This design comes from an exercise in tuning for small area on the open sky130 flow, not from production work. Only simulation tests tie the RTL to the original design; equivalence was not proved. Power figures rest on the tool's default switching activity, not on a simulated workload.

**design/flow/config.mk**
```make
export PLATFORM = sky130hd
export DESIGN_NAME = game_design
export DESIGN_NICKNAME = game_design
export VERILOG_FILES = /design/flow/design.v
export SDC_FILE = /design/flow/constraint.sdc
export NUM_CORES = 4
export LEC_CHECK = 0
export CAP_MARGIN = 20
export CORE_MARGIN = 2
export CORE_UTILIZATION = 40
export SLEW_MARGIN = 20
```
**design/flow/constraint.sdc**
```tcl
create_clock -name core_clock -period 5.0 [get_ports {clk}]
set_input_delay 1.0000 -clock core_clock [delete_from_list [all_inputs] [get_ports {clk}]]
set_output_delay 1.0000 -clock core_clock [all_outputs]
set_load 0.01 [all_outputs]
```
**design/flow/design.v**
```verilog
`timescale 1ns/1ps
module game_design #(
    parameter AUTO_SPAWN = 1    
)(
    input  wire clk,
    input  wire rst_n,
    input  wire left,
    input  wire right,
    input  wire shoot,
    input  wire        enemy_spawn,
    input  wire [4:0]  enemy_init_x,
    input  wire [3:0]  enemy_init_y,
    output reg  [4:0]  player_x,
    output reg  [3:0]  player_y,
    output reg  [4:0]  bullet_x,
    output reg  [3:0]  bullet_y,
    output reg         bullet_active,
    output reg  [4:0]  enemy0_x,
    output reg  [3:0]  enemy0_y,
    output reg         enemy0_active,
    output reg  [4:0]  enemy1_x,
    output reg  [3:0]  enemy1_y,
    output reg         enemy1_active,
    output reg  [4:0]  enemy2_x,
    output reg  [3:0]  enemy2_y,
    output reg         enemy2_active,
    output reg         hit,
    output reg  [7:0]  hit_count,
    output reg  [7:0]  score
);
    localparam COLS = 20;
    localparam ROWS = 15;
    localparam PLAYER_ROW = ROWS - 1;    
    localparam BULLET_TIMER = 2;
    localparam ENEMY_TIMER  = 3;
    localparam SPAWN_TIMER  = 10;
    reg [3:0] bullet_timer_cnt;
    reg [3:0] enemy0_timer_cnt;
    reg [3:0] enemy1_timer_cnt;
    reg [3:0] enemy2_timer_cnt;
    reg [7:0] spawn_timer_cnt;
    reg [7:0] lfsr;
    integer active_count;
    always @(posedge clk or negedge rst_n) begin
        if (!rst_n) begin
            player_x <= 10;
            player_y <= PLAYER_ROW[3:0];
            bullet_active <= 0;
            bullet_x <= 0;
            bullet_y <= 0;
            bullet_timer_cnt <= 0;
            enemy0_active <= 0; enemy0_x <= 0; enemy0_y <= 0; enemy0_timer_cnt <= 0;
            enemy1_active <= 0; enemy1_x <= 0; enemy1_y <= 0; enemy1_timer_cnt <= 0;
            enemy2_active <= 0; enemy2_x <= 0; enemy2_y <= 0; enemy2_timer_cnt <= 0;
            hit <= 0;
            hit_count <= 0;
            score <= 0;
            spawn_timer_cnt <= 0;
            lfsr <= 8'hA5;
        end
        else begin
            hit <= 0;
            lfsr <= {lfsr[6:0],
                     (lfsr[7] ^ lfsr[5] ^ lfsr[4] ^ lfsr[3])
                    };
            if (left && !right) begin
                if (player_x > 0) player_x <= player_x - 1;
            end
            else if (right && !left) begin
                if (player_x < COLS-1) player_x <= player_x + 1;
            end
            if (shoot && !bullet_active) begin
                bullet_active <= 1'b1;
                bullet_x <= player_x;
                bullet_y <= PLAYER_ROW - 1;
                bullet_timer_cnt <= 0;
            end
            if (enemy_spawn) begin
                if (!enemy0_active) begin
                    enemy0_active <= 1;
                    enemy0_x <= enemy_init_x;
                    enemy0_y <= enemy_init_y;
                    enemy0_timer_cnt <= 0;
                end
                else if (!enemy1_active) begin
                    enemy1_active <= 1;
                    enemy1_x <= enemy_init_x;
                    enemy1_y <= enemy_init_y;
                    enemy1_timer_cnt <= 0;
                end
                else if (!enemy2_active) begin
                    enemy2_active <= 1;
                    enemy2_x <= enemy_init_x;
                    enemy2_y <= enemy_init_y;
                    enemy2_timer_cnt <= 0;
                end
            end
if (AUTO_SPAWN) begin
    spawn_timer_cnt <= spawn_timer_cnt + 1;
    if (spawn_timer_cnt >= SPAWN_TIMER) begin
        spawn_timer_cnt <= 0;
 active_count = 0;
if (enemy0_active) active_count = active_count + 1;
if (enemy1_active) active_count = active_count + 1;
if (enemy2_active) active_count = active_count + 1;
        if (active_count < 2) begin
            if (!enemy0_active) begin
                enemy0_active <= 1;
                enemy0_x <= (lfsr[4:0] & 5'h13);    
                enemy0_y <= 0;
                enemy0_timer_cnt <= 0;
            end
            else if (!enemy1_active) begin
                enemy1_active <= 1;
                enemy1_x <= (lfsr[4:0] & 5'h13);    
                enemy1_y <= 0;
                enemy1_timer_cnt <= 0;
            end
            else if (!enemy2_active) begin
                enemy2_active <= 1;
                enemy2_x <= (lfsr[4:0] & 5'h13);    
                enemy2_y <= 0;
                enemy2_timer_cnt <= 0;
            end
        end
        else begin
            if (lfsr[0] == 1'b1 && !enemy2_active) begin
                enemy2_active <= 1;
                enemy2_x <= (lfsr[4:0] & 5'h13);    
                enemy2_y <= 0;
                enemy2_timer_cnt <= 0;
            end
        end
    end
end
            if (bullet_active) begin
                bullet_timer_cnt <= bullet_timer_cnt + 1;
                if (bullet_timer_cnt >= BULLET_TIMER-1) begin
                    bullet_timer_cnt <= 0;
                    if (bullet_y > 0) bullet_y <= bullet_y - 1;
                    else bullet_active <= 0;
                end
            end
            if (enemy0_active) begin
                enemy0_timer_cnt <= enemy0_timer_cnt + 1;
                if (enemy0_timer_cnt >= ENEMY_TIMER-1) begin
                    enemy0_timer_cnt <= 0;
                    if (enemy0_y < ROWS-1) enemy0_y <= enemy0_y + 1;
                    else enemy0_active <= 0;
                end
            end
            if (enemy1_active) begin
                enemy1_timer_cnt <= enemy1_timer_cnt + 1;
                if (enemy1_timer_cnt >= ENEMY_TIMER-1) begin
                    enemy1_timer_cnt <= 0;
                    if (enemy1_y < ROWS-1) enemy1_y <= enemy1_y + 1;
                    else enemy1_active <= 0;
                end
            end
            if (enemy2_active) begin
                enemy2_timer_cnt <= enemy2_timer_cnt + 1;
                if (enemy2_timer_cnt >= ENEMY_TIMER-1) begin
                    enemy2_timer_cnt <= 0;
                    if (enemy2_y < ROWS-1) enemy2_y <= enemy2_y + 1;
                    else enemy2_active <= 0;
                end
            end
            if (bullet_active) begin
                if (enemy0_active &&
                    bullet_x == enemy0_x &&
                    bullet_y == enemy0_y) begin
                    hit <= 1;
                    bullet_active <= 0;
                    enemy0_active <= 0;
                    score <= score + 1;
                    hit_count <= hit_count + 1;
                end
                else if (enemy1_active &&
                         bullet_x == enemy1_x &&
                         bullet_y == enemy1_y) begin
                    hit <= 1;
                    bullet_active <= 0;
                    enemy1_active <= 0;
                    score <= score + 1;
                    hit_count <= hit_count + 1;
                end
                else if (enemy2_active &&
                         bullet_x == enemy2_x &&
                         bullet_y == enemy2_y) begin
                    hit <= 1;
                    bullet_active <= 0;
                    enemy2_active <= 0;
                    score <= score + 1;
                    hit_count <= hit_count + 1;
                end
            end
        end
    end
endmodule
```
**design/flow/run.sh**
```bash
#!/bin/bash
# synth_recipe.tcl (not shown) runs the flow's synth.tcl, then flattens the netlist and writes it again
# the make line also repeats each setting of config.mk as NAME=value (left out here)
make -C /OpenROAD-flow-scripts/flow DESIGN_CONFIG=/design/flow/config.mk WORK_HOME=/design/flow/orfs CLKGATE_MAP_FILE= SYNTH_SCRIPT=/design/flow/synth_recipe.tcl finish
```
==> flow_summary.json <==
{
  "seq_share": 0.381,
  "synth-simple-area-share": 0.166,
  "grt_pass1_vias": 3667,
  "p_sw_mw": 1.45,
  "inverters": 22,
  "hold_viol": 0,
  "n_fill_cell": 1109,
  "postSynthCellCount": 468,
  "drv_slew": 0,
  "slowest_stage": "dfrtp_1",
  "status": "finished clean",
  "p_comb_frac": 0.424,
  "power.leakage_nw": 2.73,
  "post-route-util": 0.511,
  "drtAntennaViolNets": 0,
  "grt_pass1_wl_um": 19600,
  "vias_per_cell": 5.27,
  "wl_met2_um": 5550,
  "cts-buffers-inserted": 9,
  "cts_setup_buffers": 0,
  "ys.flop_type": "dfrtp_1",
  "synth_edf_count": 0,
  "min_period_ps": 2810,
  "area_delta_synth_final_pct": 23.7,
  "slew_headroom": 0.422,
  "setup_violations": 0,
  "fin_hold_ws_ps": 360,
  "portBuffers": 76,
  "rows": 40,
  "wl_met1_um": 5900,
  "start_kind": "register",
  "drv_cap": 0,
  "synth_commonest_cells": "dfrtp_1 (88), nand2_1 (46), xor2_1 (40)",
  "multi_input_area_share": 0.396,
  "synth_fa_ha_area_frac": 0.0615,
  "worstPathArrival_ps": 3030,
  "fp.dieW_um": 116,
  "n_antenna_cell": 0,
  "cts_buffer_depth": 2,
  "ys_top_cells_by_area": "dfrtp_1 (44%), xor2_1 (7.0%), ha_1 (5.8%)",
  "grtUsageMet2": 0.292,
  "p_int_mw": 2.21,
  "die-area_mm2": 0.0134,
  "place_inst": 699,
  "ys_warn_count": 1,
  "pre_cts_slack_ps": 1950,
  "max-vdd-ir-drop_mv": 0.259,
  "top_layer": "met4",
  "p_clk_frac": 0.198,
  "coreArea_mm2": 0.0121,
  "clock-sinks": 94,
  "layout_common_cells": "dfrtp_1 (88), clkdlybuf4s50_1 (75), nand2_1 (46), xor2_1 (40), nor2_1 (26)",
  "nNonClkBuffers": 77,
  "placed_area_mm2": 0.00587,
  "hp-class": "reg2reg"
}
## power groups by stage
stage                     combinational (mW)  sequential, mW  clock [mW]
after detailed placement                1.56            1.40           0
after floorplan                        0.985            1.31           0
after global routing                    1.72            1.43       0.778
after CTS                               1.57            1.39       0.742
after global placement                  1.52            1.39           0
final                                   1.56            1.39       0.726
## path summary, 6_finish.rpt
check	from	to	slack [ps]	cells past startpoint
max reg2reg	enemy0_active$_DFF_PN0_	enemy1_y[2]$_DFF_PN0_	2190	7
max	enemy0_active$_DFF_PN0_	enemy1_y[2]$_DFF_PN0_	2190	7
min	lfsr[6]$_DFF_PN0_	lfsr[7]$_DFF_PN1_	360	0
min reg2reg	lfsr[6]$_DFF_PN0_	lfsr[7]$_DFF_PN1_	360	0
max in group asynchronous	rst_n	player_x[1]$_DFFE_PN1P_	3310	2
min in group asynchronous	rst_n	enemy0_timer_cnt[1]$_DFF_PN0_	700	1
## registers in the layout, summed over array words and instances (netlist names), 5 cells and up
name / cells
bullet_x: 5
enemy0_x: 5
enemy1_x: 5
enemy2_x: 5
hit_count: 8
lfsr: 8
player_x: 5
score: 8
spawn_timer_cnt: 8
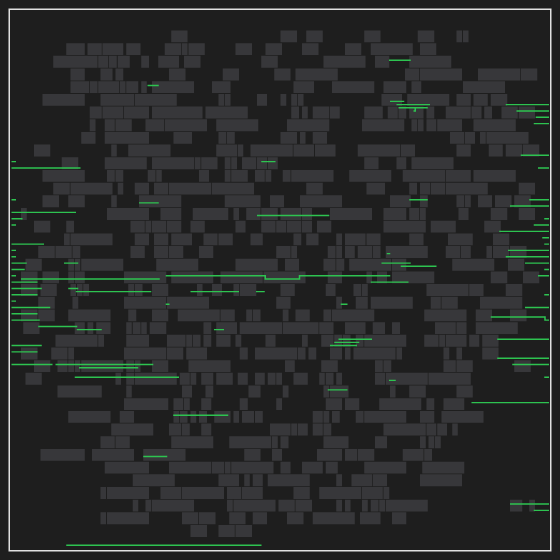
Figure 1: metal 3.
The wires run mostly horizontal. The layer carries 593 µm of wire.
total number of vias: 3,771
global routing usage on met3: 0.0282
wirelength, routed: 12,300 µm

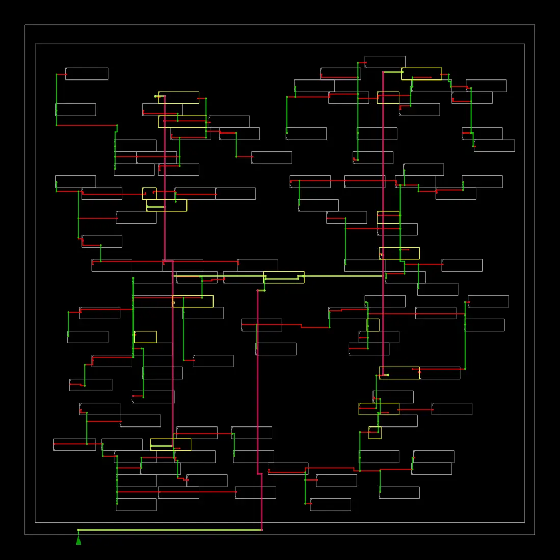
Figure 2: clock nets.
Worst-Skew Late Latency: 350 ps
Seq Cell Count: 94
clock skew: 7.82 ps
# clk buffers: 12

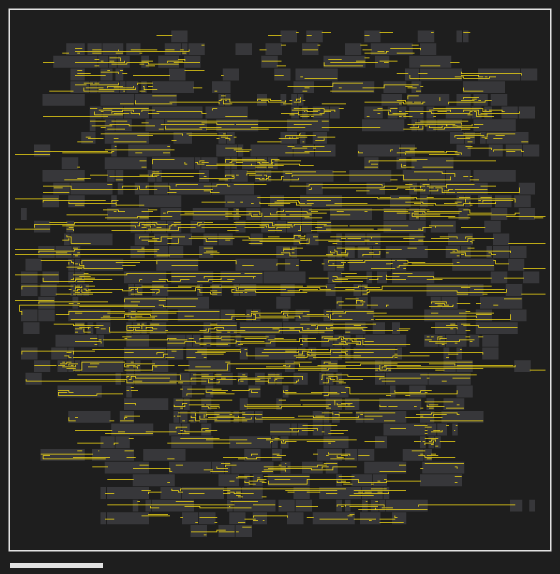
Figure 3: metal 1.
The bar under the picture is 20 µm long.
The layer carries 5,910 µm of wire. The wires run mostly horizontal. The longest straight run is 35.4 µm.
Global Route met1 Usage: 0.277

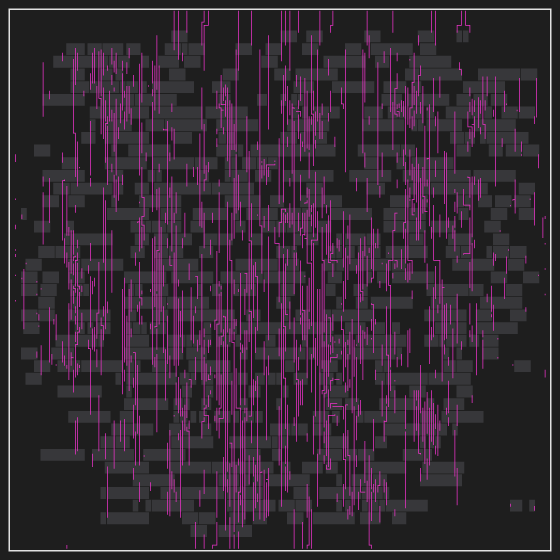
Figure 4: metal 2.
The longest straight run is 45.7 µm. 486 nets have wire on it. The layer holds 45% of the routed length.

static timing again, ports no longer ideal:
No port has a modelled driver above. Below, the same layout with a new extraction and two added sets of constraints. Step 1, drivers: a clkbuf_16 drives clk and a buf_2 each remaining input, both assumed. Step 2 times the ports against the registers' clock, not the clock port: input delays grow and output delays shrink by t, the midpoint of the rising clock arrivals with the driver on. Slacks: ideal / step 1 / step 2; pairs: ideal / step 1.
shift t [ns]: 0.382
slack for setup (ns): 2.185 / 2.185 / 1.938
worst setup path after step 2: input to register
After both steps this run still meets setup and hold. For this run, drivers alone change the setup slack by 0.000 ns; drivers and shift together by -0.247 ns.
